This design comes from an exercise in tuning for small area, a short achievable clock period and few clock cycles per item on the open sky130 flow, not from production work. RTL that was checked went through simulation tests only; none was proved equivalent to the original. The series may have gaps, and a smaller design here may also do less where the tests do not look. Function not checked in run 2: the RTL went through the layout flow alone.

--- flow/run.sh ---
#!/bin/bash
# synth_recipe.tcl (not shown) runs the flow's synth.tcl, then flattens the netlist and writes it again
# the make line also repeats each setting of config.mk as NAME=value (left out here)
make -C /OpenROAD-flow-scripts/flow DESIGN_CONFIG=/design/flow/config.mk WORK_HOME=/design/flow/orfs CLKGATE_MAP_FILE= SYNTH_SCRIPT=/design/flow/synth_recipe.tcl finish
--- flow/config.mk ---
export PLATFORM = sky130hd
export DESIGN_NAME = fft
export DESIGN_NICKNAME = fft
export VERILOG_FILES = /design/flow/design.v
export SDC_FILE = /design/flow/constraint.sdc
export NUM_CORES = 4
export LEC_CHECK = 0
export CAP_MARGIN = 20
export CORE_MARGIN = 2
export CORE_UTILIZATION = 40
export SLEW_MARGIN = 20
--- flow/design.v ---
module fft (
    input wire clk,
    input wire rst_n,
    input wire start,
    input wire [127:0] x_real_flat,
    input wire [127:0] x_imag_flat,
    output wire [127:0] X_real_flat,
    output wire [127:0] X_imag_flat,
    output logic done
);
    logic signed [15:0] x_real [0:7];
    logic signed [15:0] x_imag [0:7];
    logic signed [15:0] X_real [0:7];
    logic signed [15:0] X_imag [0:7];
    genvar g;
    generate
        for (g = 0; g < 8; g++) begin : g_flat
            assign x_real[g] = x_real_flat[16*g +: 16];
            assign x_imag[g] = x_imag_flat[16*g +: 16];
            assign X_real_flat[16*g +: 16] = X_real[g];
            assign X_imag_flat[16*g +: 16] = X_imag[g];
        end
    endgenerate
    logic signed [15:0] stage0_real [0:7];
    logic signed [15:0] stage0_imag [0:7];
    logic signed [15:0] stage1_real [0:7];
    logic signed [15:0] stage1_imag [0:7];
    logic signed [15:0] stage2_real [0:7];
    logic signed [15:0] stage2_imag [0:7];
    parameter signed [15:0] W8_0_REAL = 16'h0100;  
    parameter signed [15:0] W8_0_IMAG = 16'h0000;  
    parameter signed [15:0] W8_1_REAL = 16'h00B5;  
    parameter signed [15:0] W8_1_IMAG = 16'hFF4B;  
    parameter signed [15:0] W8_2_REAL = 16'h0000;  
    parameter signed [15:0] W8_2_IMAG = 16'hFF00;  
    parameter signed [15:0] W8_3_REAL = 16'hFF4B;  
    parameter signed [15:0] W8_3_IMAG = 16'hFF4B;  
    typedef enum logic [2:0] {
        IDLE,
        STAGE0,
        STAGE1,
        STAGE2,
        DONE
    } state_t;
    state_t state, next_state;
    function [2:0] bit_reverse;
        input [2:0] index;
        begin
            bit_reverse = {index[0], index[1], index[2]};
        end
    endfunction
    function void complex_mult;
        input signed [15:0] a_real; 
        input signed [15:0] a_imag;
        input signed [15:0] b_real;
        input signed [15:0] b_imag;
        output signed [15:0] result_real;
        output signed [15:0] result_imag;
        logic signed [31:0] temp_real;
        logic signed [31:0] temp_imag;
        begin
            temp_real = (a_real * b_real) - (a_imag * b_imag);
            temp_imag = (a_real * b_imag) + (a_imag * b_real);
            result_real = temp_real[23:8];  
            result_imag = temp_imag[23:8];  
        end
    endfunction
    task butterfly;
        input signed [15:0] a_real, a_imag;
        input signed [15:0] b_real, b_imag;
        input signed [15:0] w_real, w_imag;
        output signed [15:0] out1_real, out1_imag;
        output signed [15:0] out2_real, out2_imag;
        logic signed [15:0] wb_real, wb_imag;
        begin
            complex_mult(w_real, w_imag, b_real, b_imag, wb_real, wb_imag);
            out1_real = a_real + wb_real;
            out1_imag = a_imag + wb_imag;
            out2_real = a_real - wb_real;
            out2_imag = a_imag - wb_imag;
        end
    endtask
    always_ff @(posedge clk or negedge rst_n) begin
        if (!rst_n) begin
            state <= IDLE;
        end else begin
            state <= next_state;
        end
    end
    always_comb begin
        case (state)
            IDLE: next_state = start ? STAGE0 : IDLE;
            STAGE0: next_state = STAGE1;
            STAGE1: next_state = STAGE2;
            STAGE2: next_state = DONE;
            DONE: next_state = IDLE;
            default: next_state = IDLE;
        endcase
    end
    always_ff @(posedge clk) begin
        case (state)
            IDLE: begin
                done <= 1'b0;
                for (int i = 0; i < 8; i++) begin
                    stage0_real[i] <= x_real[bit_reverse(i)]; 
                    stage0_imag[i] <= x_imag[bit_reverse(i)];  
                end
            end
            STAGE0: begin
                butterfly(stage0_real[0], stage0_imag[0], stage0_real[1], stage0_imag[1], 
                         W8_0_REAL, W8_0_IMAG, stage1_real[0], stage1_imag[0], stage1_real[1], stage1_imag[1]);
                butterfly(stage0_real[2], stage0_imag[2], stage0_real[3], stage0_imag[3], 
                         W8_0_REAL, W8_0_IMAG, stage1_real[2], stage1_imag[2], stage1_real[3], stage1_imag[3]);
                butterfly(stage0_real[4], stage0_imag[4], stage0_real[5], stage0_imag[5], 
                         W8_0_REAL, W8_0_IMAG, stage1_real[4], stage1_imag[4], stage1_real[5], stage1_imag[5]);
                butterfly(stage0_real[6], stage0_imag[6], stage0_real[7], stage0_imag[7], 
                         W8_0_REAL, W8_0_IMAG, stage1_real[6], stage1_imag[6], stage1_real[7], stage1_imag[7]);
            end
            STAGE1: begin
                butterfly(stage1_real[0], stage1_imag[0], stage1_real[2], stage1_imag[2], 
                         W8_0_REAL, W8_0_IMAG, stage2_real[0], stage2_imag[0], stage2_real[2], stage2_imag[2]);
                butterfly(stage1_real[1], stage1_imag[1], stage1_real[3], stage1_imag[3], 
                         W8_2_REAL, W8_2_IMAG, stage2_real[1], stage2_imag[1], stage2_real[3], stage2_imag[3]);
                butterfly(stage1_real[4], stage1_imag[4], stage1_real[6], stage1_imag[6], 
                         W8_0_REAL, W8_0_IMAG, stage2_real[4], stage2_imag[4], stage2_real[6], stage2_imag[6]);
                butterfly(stage1_real[5], stage1_imag[5], stage1_real[7], stage1_imag[7], 
                         W8_2_REAL, W8_2_IMAG, stage2_real[5], stage2_imag[5], stage2_real[7], stage2_imag[7]);
            end
            STAGE2: begin
                butterfly(stage2_real[0], stage2_imag[0], stage2_real[4], stage2_imag[4], 
                         W8_0_REAL, W8_0_IMAG, X_real[0], X_imag[0], X_real[4], X_imag[4]);
                butterfly(stage2_real[1], stage2_imag[1], stage2_real[5], stage2_imag[5], 
                         W8_1_REAL, W8_1_IMAG, X_real[1], X_imag[1], X_real[5], X_imag[5]);
                butterfly(stage2_real[2], stage2_imag[2], stage2_real[6], stage2_imag[6], 
                         W8_2_REAL, W8_2_IMAG, X_real[2], X_imag[2], X_real[6], X_imag[6]);
                butterfly(stage2_real[3], stage2_imag[3], stage2_real[7], stage2_imag[7], 
                         W8_3_REAL, W8_3_IMAG, X_real[3], X_imag[3], X_real[7], X_imag[7]);
            end
            DONE: begin
                done <= 1'b1;
            end
        endcase
    end
endmodule
--- flow/constraint.sdc ---
create_clock -name core_clock -period 10.0 [get_ports {clk}]
set_input_delay 2.0000 -clock core_clock [delete_from_list [all_inputs] [get_ports {clk}]]
set_output_delay 2.0000 -clock core_clock [all_outputs]
set_load 0.01 [all_outputs]
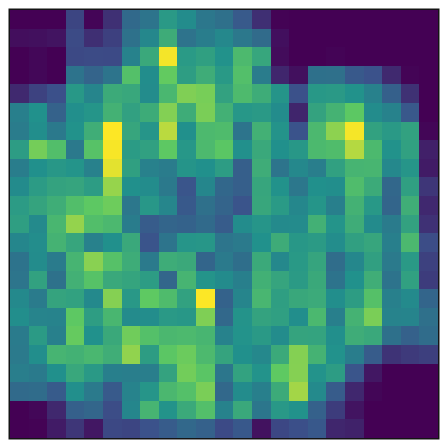
Figure 1: run 1, routed metal per tile.
The die is cut into 23 by 23 equal tiles; dark purple is low, yellow is high, scaled to the fullest tile. Values are wire area over tile area, all layers added.
The mean over all tiles is 0.18. The fullest tile reaches 0.41. 11% of the tiles are nearly empty. 45% of the tiles are over half the peak. The emptiest ninth of the die: north-east.

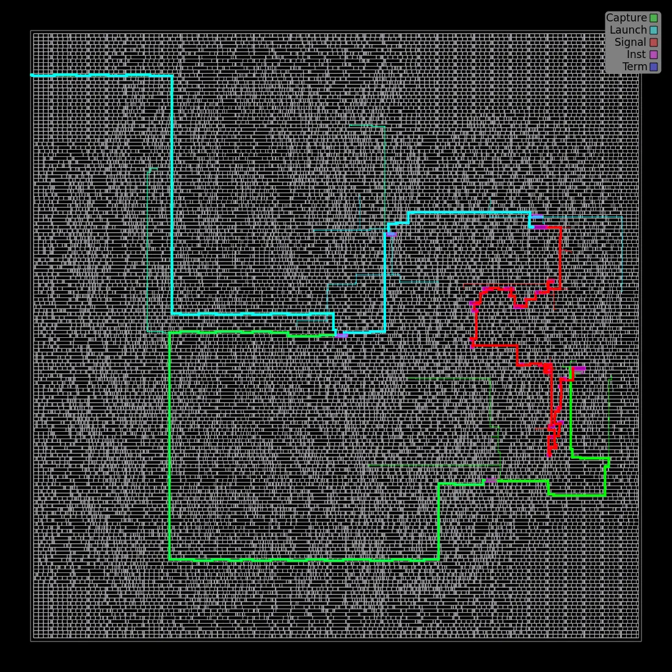
Figure 2: run 1, critical path on the layout.
Final min period: 8.48 ns
final core utilization: 0.460
TNS Setup: 0 ns
post-route insts no fill: 11100
worst setup margin: 1.52 ns

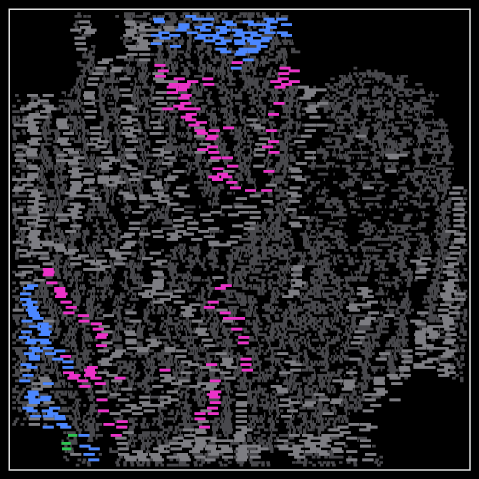
Figure 3: run 1, sequential cells grouped by signal name.
(1 px per um)
Magenta stands for stage1_imag, sequential cells 124. Green stands for state, sequential cells 3. Blue stands for stage0_imag, sequential cells 128.
Another 749 sequential cells are not colored.

==> results.txt, run 1 <==
- Post-synthesis cell area: 82900 sq um
- Slowest Stage Delay on Critical Path: 0.59 ns
- Final Skew: 0.0674 ns
- Sequential area share after synthesis: 0.363
- Worst Path Required: 10.52 ns
- Arr. time, crit path: approximately 9.0 ns
- Setup Viol. Count Final: 0
- Post-Route M1 WL: 106 mm
- Congestion Overflow GR: 0
- Commonest non-fill, non-tap cell in the layout: inv_1
- Die area: 211000 sq um
- CTS max path bufs: 3
- Gate Count Post-Synth: 7859
- CTS sink cnt: 1004
- IO Port Bufs: 515
- RSZ-0062 raised after global routing: no
- Pin count of the biggest net entering global routing: about 150
- Area growth from synthesis to layout: 14.5%
- DR WL met2: 110 mm
- Tightest Pin Transition: 1.23 ns
- Post-layout nets: slightly above 10000
- Fin. Hold Viols: 0
- Top-count cell post-synth: inv_1
- Fillers: between 15000 and 20000
- Initial core utilization: 0.401
- H-tree levels: 3
- GRT Total Usage: 0.220
- Fraction of layout cells with a size suffix above 1: 0.0354
- Clk pin slew, worst setup/hold paths: 0.06 ns
- Synth top area share: 0.363
- Synth cell types: 82
- Pins Over Slew Limit: 0
- Iter 0 DRT Violations: 3974
- Max Clock Freq: between 100 and 150 MHz
- Critical path class: register to register
- Dpl ws: 1.55 ns
- Die Span X: about 460 um
- Max Cap Violations: 0
- Seq cells post-synth: 1004
- Commonest cells post-synth: inv_1 (1316), ha_1 (1227), edfxtp_1 (1001)
- Cts-stage hold buffer count: 0
- Top delay family on crit path: adder cells
- Core area: 207000 sq um
- Antenna violations before repair: 21
- Post-CTS Resized: 0
- Yosys top cell by area: edfxtp_1
- Final Cycle Share: 0.848
- Highest routed layer: met4
- Die H: 459 um
- Warnings from Yosys: 11
- Crit path max fanout: 8
- Critical path buffers and inverters: 5
- Mean post-synth cell area: 10.6 sq um
- Worst path slowest cell: edfxtp_1
- CP Launch Type: register
- First-pass GRT wire length: 348 mm
- Ports: 516
- CTS tree: yes
- Insertion delay to the later sink of the worst-skew pair: 0.80 ns
- DRC Markers: 0
- Routed vias: between 50000 and 60000
- Post-CTS Setup Bufs: 0
- Ys async rst share: 0.00299
- Wirelength per Cell: between 20 and 25 um
- Fin area: ~95000 sq um
- CTS root buffer: clkbuf_16
- Slew HR: 0.180
- Detailed placement HPWL: 195 mm
- Vias in the first global route: 57300
- Register Area: approximately 30000 sq um
- Status: complete, no violations
- Most frequent cells in the layout: inv_1 (1316), ha_1 (1227), edfxtp_1 (1001)
- Via-to-Cell Ratio: a little over 5
- CP endpoint kind: register
- CP dominant cell by count: inv_1
- GPL Wtd Cong: a little over 0.9
- Synth top area cells: edfxtp_1 (36%), ha_1 (19%), fa_1 (8.8%)
- Antenna viol nets, final: 0
- Row count: 167
- Number of synthesized flops with an enable pin: between 1000 and 1500
- Multi-input combinational cell area: 47200 sq um
- Placement Cell Area: between 90000 and 100000 sq um
- Met3 WL post-DR: approximately 10 mm
- Mapped Nets: 9709
- HP Class: register to register
- Inserted Clock Buffers: about 120
- First drt pass iteration count: 7
- Post-Route WL: 236 mm
- Dominant synthesized flop cell: edfxtp_1
Testbench counts for the RTL of run 1, summed over its fixed seeds: cycles 12,008, items 2,400.
[run 1: final timing paths]
check	slack, ns	to	start	cells past startpoint
worst min register to register	0.69	state[2]	state[0]	1
max in group asynchronous	8.44	state[2]	rst_n	1
worst min-delay path	0.69	state[2]	state[0]	1
min in group asynchronous	1.41	state[0]	rst_n	1
worst max-delay path	1.52	X_real[5][15]	stage2_imag[5][6]	29
worst max register to register	1.52	X_real[5][15]	stage2_imag[5][6]	29
[run 1: worst register-to-register path: cells and delay by family (launching register included)]
family	cells	cell delay, ns
AND/OR/NAND/NOR	3	0.86
flip-flops	1	0.59
buffers and inverters	5	0.42
AO/OA/AOI/OAI	11	2.87
XOR/XNOR	2	0.23
adder cells (fa/ha/maj)	8	3.27
[run 1: sequential cells by signal, summed over array words and instances (netlist names)]
signal,flops
stage0_imag,128
stage0_real,128
X_imag,124
X_real,124
stage1_imag,124
stage1_real,124
stage2_imag,124
stage2_real,124
state,3
done,1
[run 1: layer usage]
| metal | vias up | track usage |
|---|---|---|
| met4 | 0 | 0.0816 |
| met5 | - | 0 |
| met1 | 28000 | 0.295 |
| li1 | 27800 | - |
| met3 | 245 | 0.0261 |
| met2 | 1316 | 0.363 |
[run 1: final cells by class]
type / instances / area share
multi-input combinational: 5365 / 0.497
clock buffer: 132 / 0.0312
clock inverter: 86 / 0.0107
inverter: 1317 / 0.0521
antenna: 5 / 0.000132
tap: 2704 / 0.0356
timing repair buffer: 532 / 0.0562
sequential: 1004 / 0.317
[run 1: through the flow]
step	hold slack, ns	instances
2_1_floorplan	0.619	7859
3_3_place_gp	0.649	10900
3_5_place_dp	0.669	10900
4_1_cts	0.690	11100
5_1_grt	0.713	11100
6_report	0.691	11100
[run 1: logic make-up (layout without fill, tap and decap cells)]
group	Yosys count	in the layout	share of synthesized area
AND/OR/NAND/NOR	1498	1498	0.0899
multiplexers	33	33	0.00416
adder cells (fa/ha/maj)	1591	1591	0.273
AO/OA/AOI/OAI	1370	1370	0.109
other	0	5	0
XOR/XNOR	873	873	0.0924
flip-flops	1004	1004	0.363
buffers and inverters	1490	2067	0.0680
Figure 4. Cells colored by class (run 1).
(1.5 px per um)
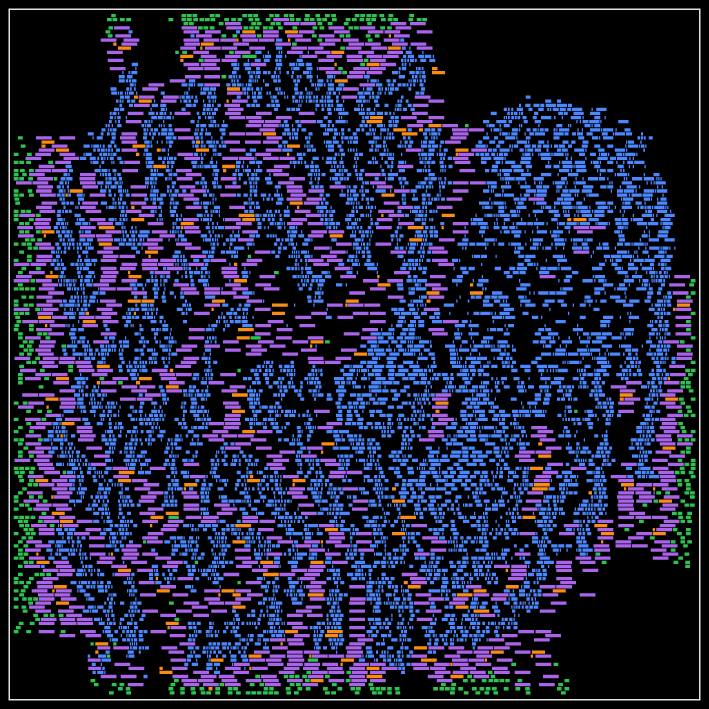

==> run 2, diff against run 1 <==
==> flow/design.v (replaced) <==
module fft (
    input wire clk,
    input wire rst_n,
    input wire start,
    input wire [127:0] x_real_flat,
    input wire [127:0] x_imag_flat,
    output wire [127:0] X_real_flat,
    output wire [127:0] X_imag_flat,
    output logic done
);
    logic signed [15:0] xr [0:7];
    logic signed [15:0] xi [0:7];
    logic signed [15:0] yr [0:7];
    logic signed [15:0] yi [0:7];
    genvar g;
    generate
        for (g = 0; g < 8; g++) begin : g_flat
            assign xr[g] = x_real_flat[16*g +: 16];
            assign xi[g] = x_imag_flat[16*g +: 16];
            assign X_real_flat[16*g +: 16] = yr[g];
            assign X_imag_flat[16*g +: 16] = yi[g];
        end
    endgenerate
    logic signed [15:0] ar [0:7];
    logic signed [15:0] ai [0:7];
    assign ar[0] = xr[0] + xr[4];  assign ai[0] = xi[0] + xi[4];
    assign ar[1] = xr[0] - xr[4];  assign ai[1] = xi[0] - xi[4];
    assign ar[2] = xr[2] + xr[6];  assign ai[2] = xi[2] + xi[6];
    assign ar[3] = xr[2] - xr[6];  assign ai[3] = xi[2] - xi[6];
    assign ar[4] = xr[1] + xr[5];  assign ai[4] = xi[1] + xi[5];
    assign ar[5] = xr[1] - xr[5];  assign ai[5] = xi[1] - xi[5];
    assign ar[6] = xr[3] + xr[7];  assign ai[6] = xi[3] + xi[7];
    assign ar[7] = xr[3] - xr[7];  assign ai[7] = xi[3] - xi[7];
    logic signed [15:0] br [0:7];
    logic signed [15:0] bi [0:7];
    assign br[0] = ar[0] + ar[2];  assign bi[0] = ai[0] + ai[2];
    assign br[2] = ar[0] - ar[2];  assign bi[2] = ai[0] - ai[2];
    assign br[4] = ar[4] + ar[6];  assign bi[4] = ai[4] + ai[6];
    assign br[6] = ar[4] - ar[6];  assign bi[6] = ai[4] - ai[6];
    assign br[1] = ar[1] + ai[3];  assign bi[1] = ai[1] - ar[3];
    assign br[3] = ar[1] - ai[3];  assign bi[3] = ai[1] + ar[3];
    assign br[5] = ar[5] + ai[7];  assign bi[5] = ai[5] - ar[7];
    assign br[7] = ar[5] - ai[7];  assign bi[7] = ai[5] + ar[7];
    logic signed [16:0] s5, d5, d7, n7;
    assign s5 = br[5] + bi[5];
    assign d5 = bi[5] - br[5];
    assign d7 = bi[7] - br[7];
    assign n7 = -br[7] - bi[7];
    logic signed [15:0] qr [0:7];
    logic signed [15:0] qi [0:7];
    logic signed [16:0] qs5, qd5, qd7, qn7;
    always_ff @(posedge clk) begin
        for (int i = 0; i < 8; i++) begin
            if (i != 5 && i != 7) begin
                qr[i] <= br[i];
                qi[i] <= bi[i];
            end
        end
        qs5 <= s5;
        qd5 <= d5;
        qd7 <= d7;
        qn7 <= n7;
    end
    always_ff @(posedge clk or negedge rst_n) begin
        if (!rst_n) done <= 1'b0;
        else        done <= start;
    end
    function automatic logic signed [15:0] m181(input logic signed [16:0] v);
        logic signed [24:0] p;
        begin
            p = (25'(v) <<< 7) + (25'(v) <<< 5) + (25'(v) <<< 4) + (25'(v) <<< 2) + 25'(v);
            m181 = p[23:8];
        end
    endfunction
    logic signed [15:0] p1r, p1i, p3r, p3i;
    assign p1r = m181(qs5);    
    assign p1i = m181(qd5);
    assign p3r = m181(qd7);    
    assign p3i = m181(qn7);
    assign yr[0] = qr[0] + qr[4];  assign yi[0] = qi[0] + qi[4];
    assign yr[4] = qr[0] - qr[4];  assign yi[4] = qi[0] - qi[4];
    assign yr[1] = qr[1] + p1r;    assign yi[1] = qi[1] + p1i;
    assign yr[5] = qr[1] - p1r;    assign yi[5] = qi[1] - p1i;
    assign yr[2] = qr[2] + qi[6];  assign yi[2] = qi[2] - qr[6];
    assign yr[6] = qr[2] - qi[6];  assign yi[6] = qi[2] + qr[6];
    assign yr[3] = qr[3] + p3r;    assign yi[3] = qi[3] + p3i;
    assign yr[7] = qr[3] - p3r;    assign yi[7] = qi[3] - p3i;
endmodule
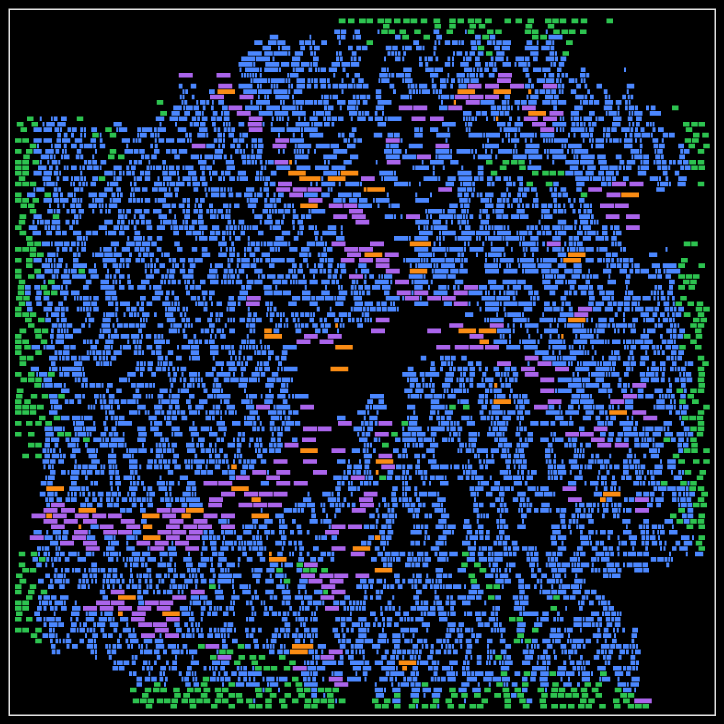
Figure 5: run 2, cells colored by class.
(2 px per um)
Blue stands for combinational and other logic, cells 5704, share of their area 79%. Green stands for other buffers and delay cells, cells 516, share of their area 9.5%. Purple stands for flops, cells 253, share of their area 9.4%. Orange stands for clock drivers and dummy loads, cells 64, share of their area 2.3%.
row count: 127
Seq area share: 0.0902
final core utilization: 0.468
fin area: 56200 sq um
core area: 120000 sq um

==> run 2 against run 1 <==
  * Critical path depth shrank 6
  * Via count is 27% lower
  * Synthesized area decreased by 42%
  * Die area shrank 41%
  * Critical endpoint is now X_imag_flat[62]
  * Worst setup slack worse by 1.1 ns
  * Wire length is 34% lower
  * Cell area down 41%
  * Count of clock-buffer cells in the layout fell by 86
  * Flip-flop and latch count shrank 751
  * Sequential share of layout area is 23 points lower
  * Critical path type is now register to output pin
  * Synthesized cell count is 22% lower
  * Maximum frequency decreased by 11%
==> results.txt, run 2 <==
- Status: complete, no violations
- Die Span X: 352 um
- Inserted Clock Buffers: 37
- Critical path class: register to output pin
- Post-layout nets: 7927
- Sequential area share after synthesis: 0.105
- Number of synthesized flops with an enable pin: 0
- Final Cycle Share: 0.957
- Placed cell count: 8085
- Pin count of the biggest net entering global routing: 14
- Yosys top cell by area: ha_1
- Max Clock Freq: 104 MHz
- Ys async rst share: 0.00395
- DR WL met2: 71.6 mm
- Fin. Hold Viols: 0
- IO Port Bufs: between 500 and 600
- Vias in the first global route: 40600
- Arr. time, crit path: 7.57 ns
- Cts-stage hold buffer count: 0
- Clk pin slew, worst setup/hold paths: around 0.07 ns
- Mapped Nets: about 7500
- CTS max path bufs: 3
- Dominant synthesized flop cell: dfxtp_1
- Initial core utilization: 0.404
- Post-Route M1 WL: 72.4 mm
- Gate Count Post-Synth: 6129
- Detailed placement HPWL: about 140 mm
- Top delay family on crit path: compound AO/OA/AOI/OAI gates
- Worst Path Required: 8.00 ns
- Antenna violations before repair: 13
- Via-to-Cell Ratio: 5.14
- Seq cells post-synth: 253
- Worst path slowest cell: o41ai_1
- Mean post-synth cell area: 7.91 sq um
- Slew HR: 0.252
- Post-synthesis cell area: roughly 49000 sq um
- Post-CTS Resized: 0
- Met3 WL post-DR: 7.85 mm
- Antenna viol nets, final: 0
- HP Class: input pin to asynchronous set/reset pin
- Wirelength per Cell: 19.1 um
- Synth cell types: 93
- DRC Markers: 0
- Die area: 124000 sq um
- Crit path max fanout: 8
- Highest routed layer: met5
- CTS tree: yes
- Commonest non-fill, non-tap cell in the layout: inv_1
- Area growth from synthesis to layout: 15.9%
- First-pass GRT wire length: 237 mm
- Hold Slack: 1.53 ns
- Die H: 352 um
- Pins Over Slew Limit: 0
- Post-CTS Setup Bufs: 0
- TNS Setup: 0 ns
- CTS root buffer: clkbuf_16
- Setup Viol. Count Final: 0
- H-tree levels: 2
- Commonest cells post-synth: inv_1 (1078), ha_1 (936), xnor2_1 (536)
- Synth top area cells: ha_1 (24%), dfxtp_1 (10%), xnor2_1 (9.7%)
- Routed vias: approximately 42000
- Most frequent cells in the layout: inv_1 (1078), ha_1 (936), xnor2_1 (536)
- Slowest Stage Delay on Critical Path: just over 0.8 ns
- Tightest Pin Transition: 1.11 ns
- GRT Total Usage: 0.244
- GPL Wtd Cong: approximately 0.94
- First drt pass iteration count: 6
- Top-count cell post-synth: inv_1
- CTS sink cnt: 253
- Ports: roughly 520
- Synth top area share: 0.241
- CP Launch Type: register
- Fillers: 12000
- Top Registers: qi (93), qr (93)
- Final min period: approximately 9.6 ns
- Iter 0 DRT Violations: 2534
- RSZ-0062 raised after global routing: no
- Warnings from Yosys: 11
- Critical path buffers and inverters: 3
- Post-route insts no fill: 8156
- Fraction of layout cells with a size suffix above 1: 0.0213
- Congestion Overflow GR: 0
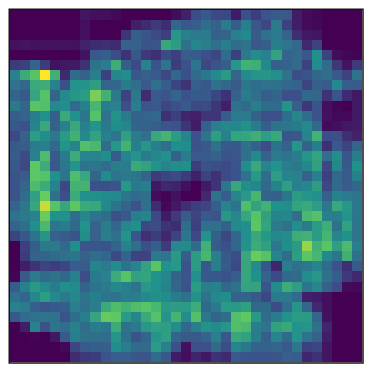
Figure 6: run 2, routed metal per tile.
(1 px per um) The die is cut into 35 by 35 equal tiles; dark purple is low, yellow is high, scaled to the fullest tile. Values are wire area over tile area, all layers added.
8.7% of the tiles are nearly empty. The fullest tile reaches 0.59. 19% of the tiles are over half the peak.

==> run 2: cell types whose count changed after synthesis, sizes merged, moves of 144 or more <==
| cell | previous run | this run |
|---|---|---|
| dfxtp | 0 | 252 |
| edfxtp | 1001 | 0 |
| fa | 364 | 220 |
| ha | 1227 | 936 |
| inv | 1317 | 1078 |
| nand2 | 314 | 152 |
==> run 2: through the flow <==
stage / instance area (sq um) / setup slack [ns]
after floorplan: 48500 / 2.18
after global placement: 55000 / 1.10
after detailed placement: 55000 / 1.05
after CTS: 56200 / 0.397
after global routing: 56200 / 0.00297
final: 56200 / 0.426
==> run 2: routing by layer <==
layer  GRT usage  up-vias
met5           0        -
met4      0.0630        6
met3      0.0297      143
met2       0.408     1030
met1       0.330    19600
li1            -    21100
==> run 2: cell type report <==
| class | count | area [sq um] | area share |
|---|---|---|---|
| Inverter | 1078 | 4050 | 0.0720 |
| Timing Repair Buffer | 516 | 5160 | 0.0918 |
| Clock inverter | 18 | 191 | 0.00341 |
| Clock buffer | 46 | 1040 | 0.0185 |
| Tap cell | 1612 | 2020 | 0.0359 |
| Multi-Input combinational cell | 4626 | 38700 | 0.688 |
| Sequential cell | 253 | 5070 | 0.0902 |
| Antenna cell | 7 | 17.5 | 0.000312 |
==> run 2: cells by family (layout without fill, tap and decap cells) <==
family | count (synthesis) | in the layout | synth area share
AOI/OAI and AO/OA | 1360 | 1360 | 0.189
and+or+nand+nor | 1332 | 1332 | 0.135
buffers and inverters | 1250 | 1658 | 0.0982
adders and majority gates | 1158 | 1158 | 0.333
xor gates and xnor gates | 769 | 769 | 0.139
DFF | 253 | 253 | 0.105
muxes | 7 | 7 | 0.00144
other | 0 | 7 | 0
==> run 2: path summary, 6_finish.rpt <==
path                        start  cells after the start  slack (ns)              end
setup / recovery           qn7[0]                     23        0.43  X_imag_flat[62]
min in group core_clock     start                      1        1.83             done
max in group asynchronous   rst_n                      1        8.38             done
hold / removal              rst_n                      1        1.53             done
--- run 3: outline of the changes from run 2 ---
flow/design.v: 88 -> 2918 lines; modules unchanged: 0
  fft: edited, 88 -> 2914 lines
  fa: new, 4 lines
==> module fa as of run 3 <==
module fa (input wire a, input wire b, input wire c, output wire s, output wire co);
    assign s = a ^ b ^ c;
    assign co = (a & b) | (a & c) | (b & c);
endmodule
--- a/flow/config.mk
+++ b/flow/config.mk
@@ -8,4 +8,6 @@
 export CAP_MARGIN = 20
 export CORE_MARGIN = 2
-export CORE_UTILIZATION = 40
+export CORE_UTILIZATION = 30
 export SLEW_MARGIN = 20
+export SYNTH_HIERARCHICAL = 1
+export SYNTH_MINIMUM_KEEP_SIZE = 0
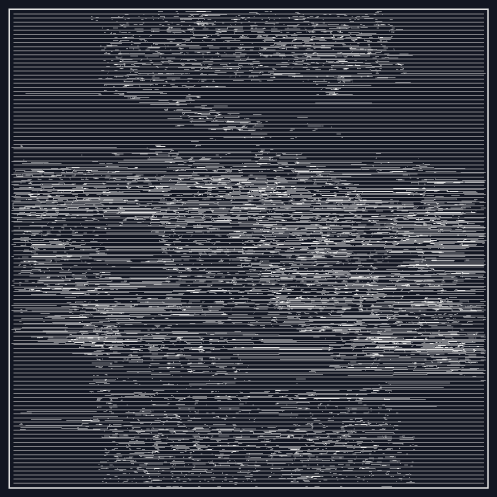
Figure 7: run 3, signal wires on met1.
(1.5 px per um) Supply wires on this layer in gray.
The layer holds 36% of the routed length. 3409 nets have wire on it. The wires run mostly horizontal. The longest straight run is 127 um.
Post-Route WL: 87.9 mm
GR Util met1: 0.201
routed vias: 14700

==> run 3 against run 2 <==
  * Still clean on timing, DRC and antenna
  * Synthesized area is 39% lower
  * Flip-flop and latch count is 48 higher
  * Worst hold slack better by 0.037 ns
  * Maximum frequency is 0.93% lower
  * Wire length is 44% lower
  * Cell area is 36% lower
  * Critical path depth is 6 lower
  * Global-route usage is 6.2 points lower
  * Non-clock buffer count is 2 higher
  * Largest cell class unchanged
==> results.txt, run 3 <==
- Synth top area cells: fa_1 (63%), dfxtp_1 (20%), buf_4 (5.9%)
- Core area: 98100 sq um
- Fillers: 9501
- Number of synthesized flops with an enable pin: 0
- Ys async rst share: 0.00332
- Final core utilization: 0.368
- Via-to-Cell Ratio: 3.94
- HP Class: input pin to asynchronous set/reset pin
- Gate Count Post-Synth: 2063
- Row count: 115
- RSZ-0062 raised after global routing: no
- Post-layout nets: between 3000 and 4000
- Final min period: between 9 and 10 ns
- Clk pin slew, worst setup/hold paths: ~0.06 ns
- Status: complete, no violations
- Dominant synthesized flop cell: dfxtp_1
- Mean post-synth cell area: 14.4 sq um
- Vias in the first global route: 18200
- Congestion Overflow GR: 0
- Max Clock Freq: between 100 and 150 MHz
- Synth top area share: 0.626
- IO Port Bufs: 515
- Initial core utilization: 0.302
- Slew HR: 0.615
- Yosys top cell by area: fa_1
- Pin count of the biggest net entering global routing: 12
- H-tree levels: 2
- Synth cell types: 11
- Fraction of layout cells with a size suffix above 1: 0.0392
- Top-count cell post-synth: fa_1
- CTS max path bufs: 3
- Die H: between 300 and 400 um
- Antenna viol nets, final: 0
- Detailed placement HPWL: 83.5 mm
- Seq cells post-synth: about 300
- GRT Total Usage: 0.181
- Wirelength per Cell: 23.6 um
- Placed cell count: 3635
- Mapped Nets: between 3000 and 4000
- Post-CTS Setup Bufs: 0
- Post-route insts no fill: 3723
- Warnings from Yosys: 7
- Max Cap Violations: 0
- Dpl ws: about 0.4 ns
- Worst Path Required: 8.00 ns
- Worst setup margin: 0.337 ns
- Fin. Hold Viols: 0
- Tightest Pin Transition: 0.573 ns
- TNS Setup: 0 ns
- Area growth from synthesis to layout: 22.0%
- First drt pass iteration count: 4
- Critical path class: register to output pin
- Die Span X: approximately 320 um
- Antenna violations before repair: 20
- Inserted Clock Buffers: 42
- Setup Viol. Count Final: 0
- CTS sink cnt: roughly 300
- CP endpoint kind: output pin
- CP Launch Type: register
- GPL Wtd Cong: 0.869
- Final Cycle Share: 0.966
- Pins Over Slew Limit: 0
- DRC Markers: 0
- Die area: 101000 sq um
- Iter 0 DRT Violations: 529
- Sequential area share after synthesis: 0.204
- Crit path max fanout: 3
- CTS root buffer: clkbuf_16
- Arr. time, crit path: 7.66 ns
- Hold Slack: between 1.5 and 2 ns
- Post-synthesis cell area: 29600 sq um
- Commonest non-fill, non-tap cell in the layout: fa_1
- Most frequent cells in the layout: fa_1 (924), clkdlybuf4s50_1 (515), inv_1 (444)
- Ports: 516
- First-pass GRT wire length: 127 mm
- CTS tree: yes
- Commonest cells post-synth: fa_1 (926), inv_1 (444), dfxtp_1 (300)
Testbench counts for the RTL of run 3, summed over its fixed seeds: cycles 2,408, items 2,400.
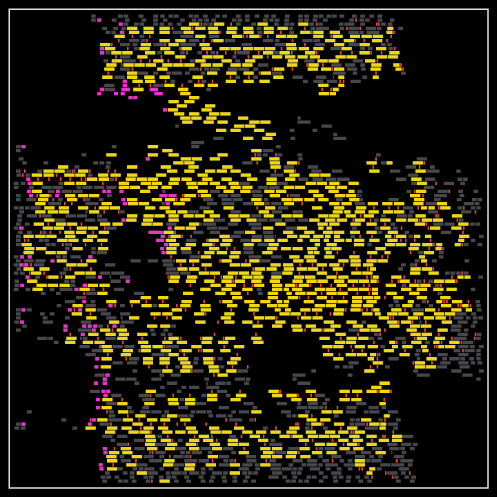
Figure 8: run 3, selected gate families.
(1.5 px per um)
Yellow stands for adder and majority cells, cells 996, where widely spread. Magenta stands for XOR/XNOR gates, cells 86. Red stands for inverters, cells 444, where widely spread.

-- run 3: cell types whose count changed after synthesis, sizes merged, moves of 100 or more --
cell and change:
a21oi -472, buf +190, clkbuf -129, fa +706, ha -878, inv -634, nand2 -151, nor2 -467
nor2b -100, nor3 -175, o21ai -167, o21bai -150, xnor2 -479, xor2 -203
-- run 3: routing by layer --
metal  wire [um]  vias to the layer above  GRT usage
met5         125                        -          0
met4        1660                       22     0.0372
met3        5620                       92     0.0475
met2       49000                      346      0.345
met1       31500                     7919      0.201
li1            -                     6292          -
-- run 3: critical path, stage by stage, from the launching register on --
cell	delay [ns]
dfxtp_1	0.41
inv_1	0.08
fa_1	0.58
inv_1	0.07
fa_2	0.64
fa_1	0.52
fa_1	0.43
fa_1	0.39
fa_1	0.40
fa_1	0.47
fa_1	0.42
fa_1	0.38
fa_1	0.57
inv_1	0.08
fa_1	0.41
fa_1	0.39
xor2_1	0.24
clkdlybuf4s50_1	0.58
-- run 3: final cells by class --
class	instances	area (sq um)	share of cell area
multi-input cells	1085	20200	0.560
repair buffers	518	5180	0.143
flip-flops and latches	301	6030	0.167
clock inverters	18	149	0.00412
clock buffers	58	1220	0.0338
inverters	444	1670	0.0461
well taps	1287	1610	0.0446
diodes	12	30.0	0.000831
-- run 3: kinds of logic after synthesis --
group / after synthesis / share of synthesized area
adders and majority gates: 996 / 0.655
buffers and inverters: 677 / 0.115
DFF: 301 / 0.204
xor gates and xnor gates: 86 / 0.0254
and+or+nand+nor: 3 / 0.000549
-- run 3: path summary, 6_finish.rpt --
kind                       depth (start not counted)                to  startpoint
worst max-delay path                              17  X_real_flat[127]       r1030
worst min-delay path                               1              done       rst_n
max in group asynchronous                          1              done       rst_n
min in group core_clock                            1              done       start
-- run 3: metrics by stage --
step / area [sq um]
global placement: 34700
CTS: 36100
global route: 36100
floorplan: 29600
detailed placement: 34700
finish: 36100
-- run 3: what timing repair did --
action	CTS	global route
gates resized for setup	0	6
hold buffers	0	0
setup endpoints to repair	0	5
==> run 4, diff against run 3 <==
==> flow/flow/run.sh (new file) <==
#!/bin/bash
# Layout flow: the standard ORFS flow (standard.sh), with the input and
# output port buffers made sky130_fd_sc_hd__buf_1 instead of the flow's default
# buffer. Every port still gets its own buffer.
set -euo pipefail
bash standard.sh "BUFFER_PORTS_ARGS=-buffer_cell sky130_fd_sc_hd__buf_1" finish > standard_flow.log 2>&1
==> flow/standard.sh (new file) <==
#!/bin/bash
# synth_recipe.tcl (not shown) runs the flow's synth.tcl, then flattens the netlist and writes it again
# the make line also repeats each setting of config.mk as NAME=value (left out here)
make -C /OpenROAD-flow-scripts/flow DESIGN_CONFIG=/design/flow/config.mk WORK_HOME=/design/flow/orfs CLKGATE_MAP_FILE= SYNTH_SCRIPT=/design/flow/synth_recipe.tcl "${@:-finish}"
removed: flow/run.sh
==> run 4 against run 3 <==
  * Highest routed layer unchanged
  * Critical path type unchanged
  * Maximum frequency increased by 1.7%
  * Count of clock-buffer cells in the layout decreased by 11
  * Still clean on timing, DRC and antenna
==> results.txt, run 4 <==
- Pin count of the biggest net entering global routing: 14
- Core area: 98100 sq um
- Ys async rst share: 0.00332
- Worst setup margin: around 0.5 ns
- Mapped Nets: 3306
- Iter 0 DRT Violations: 707
- GPL Wtd Cong: 0.897
- Pins Over Slew Limit: 0
- Dpl ws: roughly 0.76 ns
- Top delay family on crit path: adder cells
- Clk pin slew, worst setup/hold paths: 0.06 ns
- Setup Viol. Count Final: 0
- Worst Path Required: 8.00 ns
- Most frequent cells in the layout: fa_1 (926), buf_1 (515), inv_1 (444)
- CTS tree: yes
- Synth cell types: 11
- Cts-stage hold buffer count: 0
- Slowest Stage Delay on Critical Path: 0.79 ns
- TNS Setup: 0 ns
- Status: complete, no violations
- Final core utilization: 0.336
- Critical path class: register to output pin
- Gate Count Post-Synth: 2063
- CP Launch Type: register
- Worst path slowest cell: xor2_2
- Top-count cell post-synth: fa_1
- Number of synthesized flops with an enable pin: 0
- First drt pass iteration count: 5
- CTS root buffer: clkbuf_16
- Fillers: around 9800
- Ports: 516
- Die Span X: ~320 um
- CP endpoint kind: output pin
- Inserted Clock Buffers: 40
- Max Cap Violations: 0
- Warnings from Yosys: 7
- Detailed placement HPWL: 84.0 mm
- Mean post-synth cell area: between 10 and 15 sq um
- Slew HR: 0.363
- HP Class: input pin to asynchronous set/reset pin
- Max Clock Freq: 105 MHz
- Dominant synthesized flop cell: dfxtp_1
- Vias in the first global route: 17900
- Antenna viol nets, final: 0
- Row count: approximately 120
- Commonest non-fill, non-tap cell in the layout: fa_1
- Post-layout nets: 3633
- Crit path max fanout: 11
- Arr. time, crit path: 7.50 ns
- Placement Cell Area: 31500 sq um
- Commonest cells post-synth: fa_1 (926), inv_1 (444), dfxtp_1 (300)
- Congestion Overflow GR: 0
- Wirelength per Cell: 23.7 um
- CTS sink cnt: 301
- Post-CTS Resized: 0
- Crit-path cells: inv_1 -> fa_1 -> fa_1 -> fa_1 -> xor2_2 -> fa_1 -> fa_1 -> fa_1 -> fa_1 -> fa_1 -> fa_1 -> inv_1 -> fa_1 -> fa_1 -> xor2_1 -> buf_1
- First-pass GRT wire length: roughly 130 mm
- Final Cycle Share: 0.950
- Area growth from synthesis to layout: 11.3%
- Yosys top cell by area: fa_1
- Post-synthesis cell area: 29600 sq um
- CP dominant cell by count: fa_1
- IO Port Bufs: about 500
- RSZ-0062 raised after global routing: no
- Seq cells post-synth: between 300 and 400
- Fraction of layout cells with a size suffix above 1: 0.0360
- Tightest Pin Transition: 0.955 ns
- CTS max path bufs: 3
- Synth top area share: 0.626
- H-tree levels: 2
- Via-to-Cell Ratio: 3.99
- Die area: 101000 sq um
- Sequential area share after synthesis: 0.204
- Fin area: ~33000 sq um
- Multi-input combinational cell area: slightly above 20000 sq um
- Synth top area cells: fa_1 (63%), dfxtp_1 (20%), buf_4 (5.9%)
- Critical path buffers and inverters: 3
- Initial core utilization: 0.302
- Antenna violations before repair: 29
- Final min period: roughly 9.5 ns
- Fin. Hold Viols: 0
- Post-CTS Setup Bufs: 0
- Register Area: ~6000 sq um
- Die H: 318 um
- DRC Markers: 0
-- run 4: cells by family after synthesis --
kind of cell             count (synthesis)  share of synthesized area
adder cells (fa/ha/maj)                996                      0.655
buffers and inverters                  677                      0.115
flip-flops                             301                      0.204
XOR/XNOR                                86                     0.0254
AND/OR/NAND/NOR                          3                   0.000549
-- run 4: stage by stage --
stage | instances | hold WS (ns)
after detailed placement | 3635 | 1.77
after global placement | 3635 | 1.76
after floorplan | 2063 | 1.70
after CTS | 3707 | 1.14
after global routing | 3712 | 1.15
final | 3723 | 1.18
-- run 4: Yosys stat by module (local to each module, per instance) --
module	area, sq um	times used	cells inside
fa	20.0	926	1
fft	11100	1	1137
-- run 4: final timing paths --
| kind | cells past startpoint | to | slack [ns] | startpoint |
|---|---|---|---|---|
| worst max-delay path | 16 | X_imag_flat[95] | 0.50 | r996 |
| worst min-delay path | 1 | done | 1.18 | rst_n |
| max in group asynchronous | 1 | done | 8.72 | rst_n |
| min in group core_clock | 1 | done | 1.53 | start |
-- run 4: cell type report --
class                      instances  area share
multi-input combinational       1085       0.613
clock inverter                    25      0.0118
clock buffer                      47      0.0324
inverter                         444      0.0506
sequential                       301       0.183
antenna                           16     0.00121
timing repair buffer             518      0.0593
tap                             1287      0.0489
-- run 4: per-layer routing --
| layer | track usage | vias up | wire (um) | share of wire |
|---|---|---|---|---|
| li1 | - | 6295 | - | - |
| met1 | 0.192 | 7987 | 29600 | 0.34 |
| met2 | 0.338 | 436 | 48300 | 0.55 |
| met3 | 0.0599 | 110 | 7280 | 0.083 |
| met4 | 0.0592 | 26 | 2940 | 0.033 |
| met5 | 0 | - | 149 | 0.0017 |
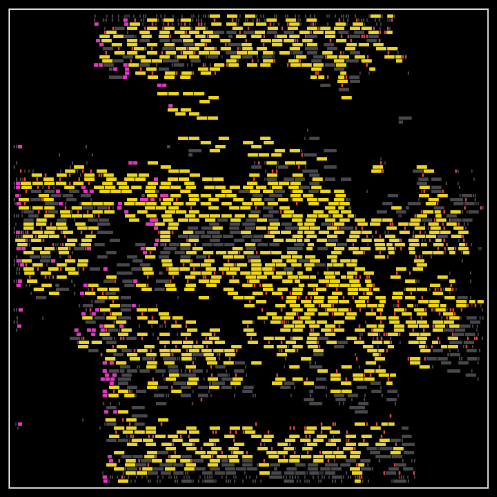
Figure 9: run 4, selected gate families.
(1.5 px per um)
Magenta stands for XOR/XNOR gates, cells 86. Yellow stands for adder and majority cells, cells 996, where widely spread. Red stands for inverters, cells 444, where widely spread.
multi-input gate share of the layout cell area: 0.613
post-route insts no fill: 3723

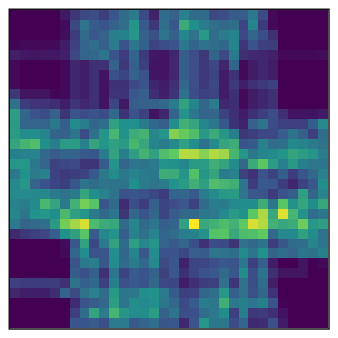
Figure 10: run 4, routed metal per tile.
(1 px per um) The die is cut into 32 by 32 equal tiles; dark purple is low, yellow is high, scaled to the fullest tile. Values are wire area over tile area, all layers added.
Post-Route WL: 88.2 mm
routed vias: 14900
GRT Total Usage: 0.182

==> run 5: too many edits to list; what changed since run 4 <==
flow/design.v: 2918 -> 2918 lines; modules unchanged: 1
  fft: edited, 2914 -> 2914 lines
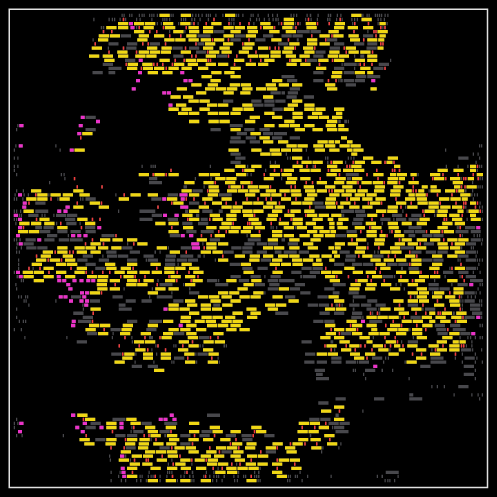
Figure 11: run 5, selected gate families.
(1.5 px per um)
post-route insts no fill: 3709
commonest non-fill, non-tap cell in the layout: fa_1
multi-input gate share of the layout cell area: 0.613

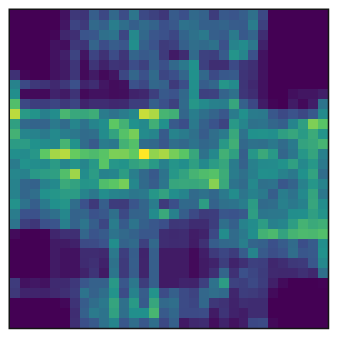
Figure 12: run 5, routed metal per tile.
(1 px per um) The die is cut into 32 by 32 equal tiles; dark purple is low, yellow is high, scaled to the fullest tile. Values are wire area over tile area, all layers added.
14% of the tiles are nearly empty. The fullest tile reaches 0.53. 15% of the tiles are over half the peak. The mean over all tiles is 0.15.
GRT Total Usage: 0.185
Wirelength per Cell: 24.6 um
Post-Route WL: 91.1 mm

==> run 5 against run 4 <==
  * Worst hold slack worse by 0.036 ns
  * Cell count shrank 0.38%
  * Synthesized cell count down 0.34%
  * Maximum frequency up 5.2%
  * Die area fell by 0.27%
  * First-iteration DRC count down 8.9%
  * Highest routed layer unchanged
==> results.txt, run 5 <==
- First drt pass iteration count: 5
- Post-layout nets: 3609
- IO Port Bufs: between 500 and 600
- Antenna violations before repair: 38
- Final min period: 9.03 ns
- Fin. Hold Viols: 0
- Slowest Stage Delay on Critical Path: 0.77 ns
- Highest routed layer: met5
- DRC Markers: 0
- Post-Route M1 WL: 34.0 mm
- Cts-stage hold buffer count: 0
- GPL Wtd Cong: 0.900
- Most frequent cells in the layout: fa_1 (926), buf_1 (515), inv_1 (423)
- Dominant synthesized flop cell: dfxtp_1
- Antenna viol nets, final: 0
- Setup Viol. Count Final: 0
- Pins Over Slew Limit: 0
- Top delay family on crit path: adder cells
- Worst path slowest cell: fa_1
- Critical path class: register to output pin
- Vias in the first global route: 17600
- Arr. time, crit path: roughly 7.0 ns
- Sequential area share after synthesis: 0.204
- CTS root buffer: clkbuf_16
- Routed vias: 14900
- Die H: between 300 and 400 um
- Synth cell types: 13
- Max Clock Freq: between 100 and 150 MHz
- Core area: 98000 sq um
- Met3 WL post-DR: between 8 and 9 mm
- Worst Path Required: approximately 8.0 ns
- Crit-path cells: xor2_1 -> xnor2_1 -> inv_1 -> fa_1 -> fa_1 -> fa_1 -> fa_1 -> fa_1 -> fa_1 -> inv_1 -> fa_1 -> fa_1 -> fa_1 -> fa_1 -> xor2_1 -> buf_1
- Initial core utilization: 0.301
- Number of synthesized flops with an enable pin: 0
- DR WL met2: approximately 46 mm
- RSZ-0062 raised after global routing: no
- Yosys top cell by area: fa_1
- Die area: 101000 sq um
- TNS Setup: 0 ns
- First-pass GRT wire length: 128 mm
- Iter 0 DRT Violations: 644
- Status: complete, no violations
- CP Launch Type: register
- Die Span X: 318 um
- Row count: 115
- Ports: 516
- Via-to-Cell Ratio: 4.03
- Gate Count Post-Synth: 2056
- Tightest Pin Transition: 0.537 ns
- Commonest cells post-synth: fa_1 (926), inv_1 (423), dfxtp_1 (300)
- Pin count of the biggest net entering global routing: 13
- CTS sink cnt: 301
- Final Cycle Share: 0.903
- Inserted Clock Buffers: 42
- Fraction of layout cells with a size suffix above 1: 0.0390
- Post-CTS Resized: 0
- Slew HR: 0.640
- CTS max path bufs: 3
- Synth top area cells: fa_1 (63%), dfxtp_1 (20%), buf_4 (6.1%)
- Top-count cell post-synth: fa_1
- Post-CTS Setup Bufs: 0
- Post-synthesis cell area: 29500 sq um
- Clk pin slew, worst setup/hold paths: ~0.06 ns
- CTS tree: yes
- CP dominant cell by count: fa_1
- Area growth from synthesis to layout: 11.2%
- H-tree levels: 2
- Max Cap Violations: 0
- Seq cells post-synth: 301
- HP Class: input pin to asynchronous set/reset pin
- Critical path buffers and inverters: 3
- CP endpoint kind: output pin
- Detailed placement HPWL: between 80 and 90 mm
- Crit path max fanout: 3
- Congestion Overflow GR: 0
- Mean post-synth cell area: 14.4 sq um
- Ys async rst share: 0.00332
- Mapped Nets: 3285
- Synth top area share: 0.628
- Warnings from Yosys: 7
Testbench counts for the RTL of run 5, summed over its fixed seeds: cycles 2,408, items 2,400.
run 5: cell count changes in the layout (fill, tap and decap cells not counted), sizes merged, moves of 3 or more:
cell    delta
nand2      +7
clkbuf     +9
ha        -14
xor2       +5
nor2b      +3
diode      -7
nor2       +4
bufinv     -4
inv       -21
run 5: layer usage:
metal,global-route usage,vias up
met5,0,-
met4,0.0461,50
met3,0.0687,140
met2,0.320,462
met1,0.218,8022
li1,-,6268
run 5: kinds of logic after synthesis:
group         share of synthesized area
xor+xnor                         0.0276
fa+ha+maj                         0.651
buf+inv                           0.115
flops                             0.204
simple gates                    0.00258
run 5: area by class of cell:
class                   instances  area (sq um)
fillers                      9771         65200
multi-input cells            1092         20100
flip-flops and latches        301          6030
repair buffers                520          1970
well taps                    1287          1610
inverters                     423          1590
clock buffers                  56          1200
clock inverters                21           265
diodes                          9          22.5
run 5: through the flow:
step	hold WS (ns)	std cells	utilization	worst slack [ns]	cell area, sq um
after floorplan	1.70	2056	-	1.16	29500
after global placement	1.76	3623	0.320	0.448	31300
after detailed placement	1.77	3623	0.320	0.378	31300
after CTS	1.10	3700	0.335	0.809	32800
after global routing	1.13	3700	0.335	0.616	32800
final	1.15	3709	0.335	0.967	32800
run 5: worst paths after layout:
check / startpoint / cells after the start / slack [ns] / to
worst max-delay path: r804 / 16 / 0.97 / X_real_flat[95]
worst min-delay path: rst_n / 1 / 1.15 / done
max in group asynchronous: rst_n / 1 / 8.75 / done
min in group core_clock: start / 1 / 1.50 / done
run 5: Yosys stat by module, one instance, submodules excluded:
module,cell area (sq um),flops+latches
fft,11000,301
fa,20.0,0

port drivers added, routing unchanged:
The results above use ideal ports. As a check the final layouts listed here were re-extracted and re-timed, cells and wires unchanged.
Step 1 assumes that a clkbuf_16 drives the clock port and a buf_2 every other input.
Step 2, shift: input delay + t, output delay - t, t = (earliest + latest rising clock arrival at the registers) / 2. This alone moves slack from input paths to output paths.
Three values: no drivers, after step 1, after step 2; two values: the first two.
run	shift t [ns]	setup slack, ns	hold slack, ns	slew at the worst register clock pin (ns)	cell pins on the clock port's net
run 1	0.855	1.522 / 1.522 / 1.522	0.691 / 0.691 / 0.691	0.07 / 0.07	1
run 2	0.653	0.426 / 0.357 / 1.009	1.529 / 1.482 / 2.134	0.07 / 0.07	1
run 3	0.643	0.337 / 0.270 / 0.473	1.566 / 1.524 / 2.167	0.08 / 0.08	1
run 4	0.635	0.501 / 0.435 / 0.801	1.185 / 1.144 / 1.779	0.07 / 0.07	1
run 5	0.644	0.967 / 0.907 / 0.433	1.149 / 1.109 / 1.753	0.06 / 0.06	1
After both steps setup and hold are still met in every run listed. The setup slack of run 5, which loses most, moves by -0.060 ns with the drivers and by -0.534 ns with both steps.
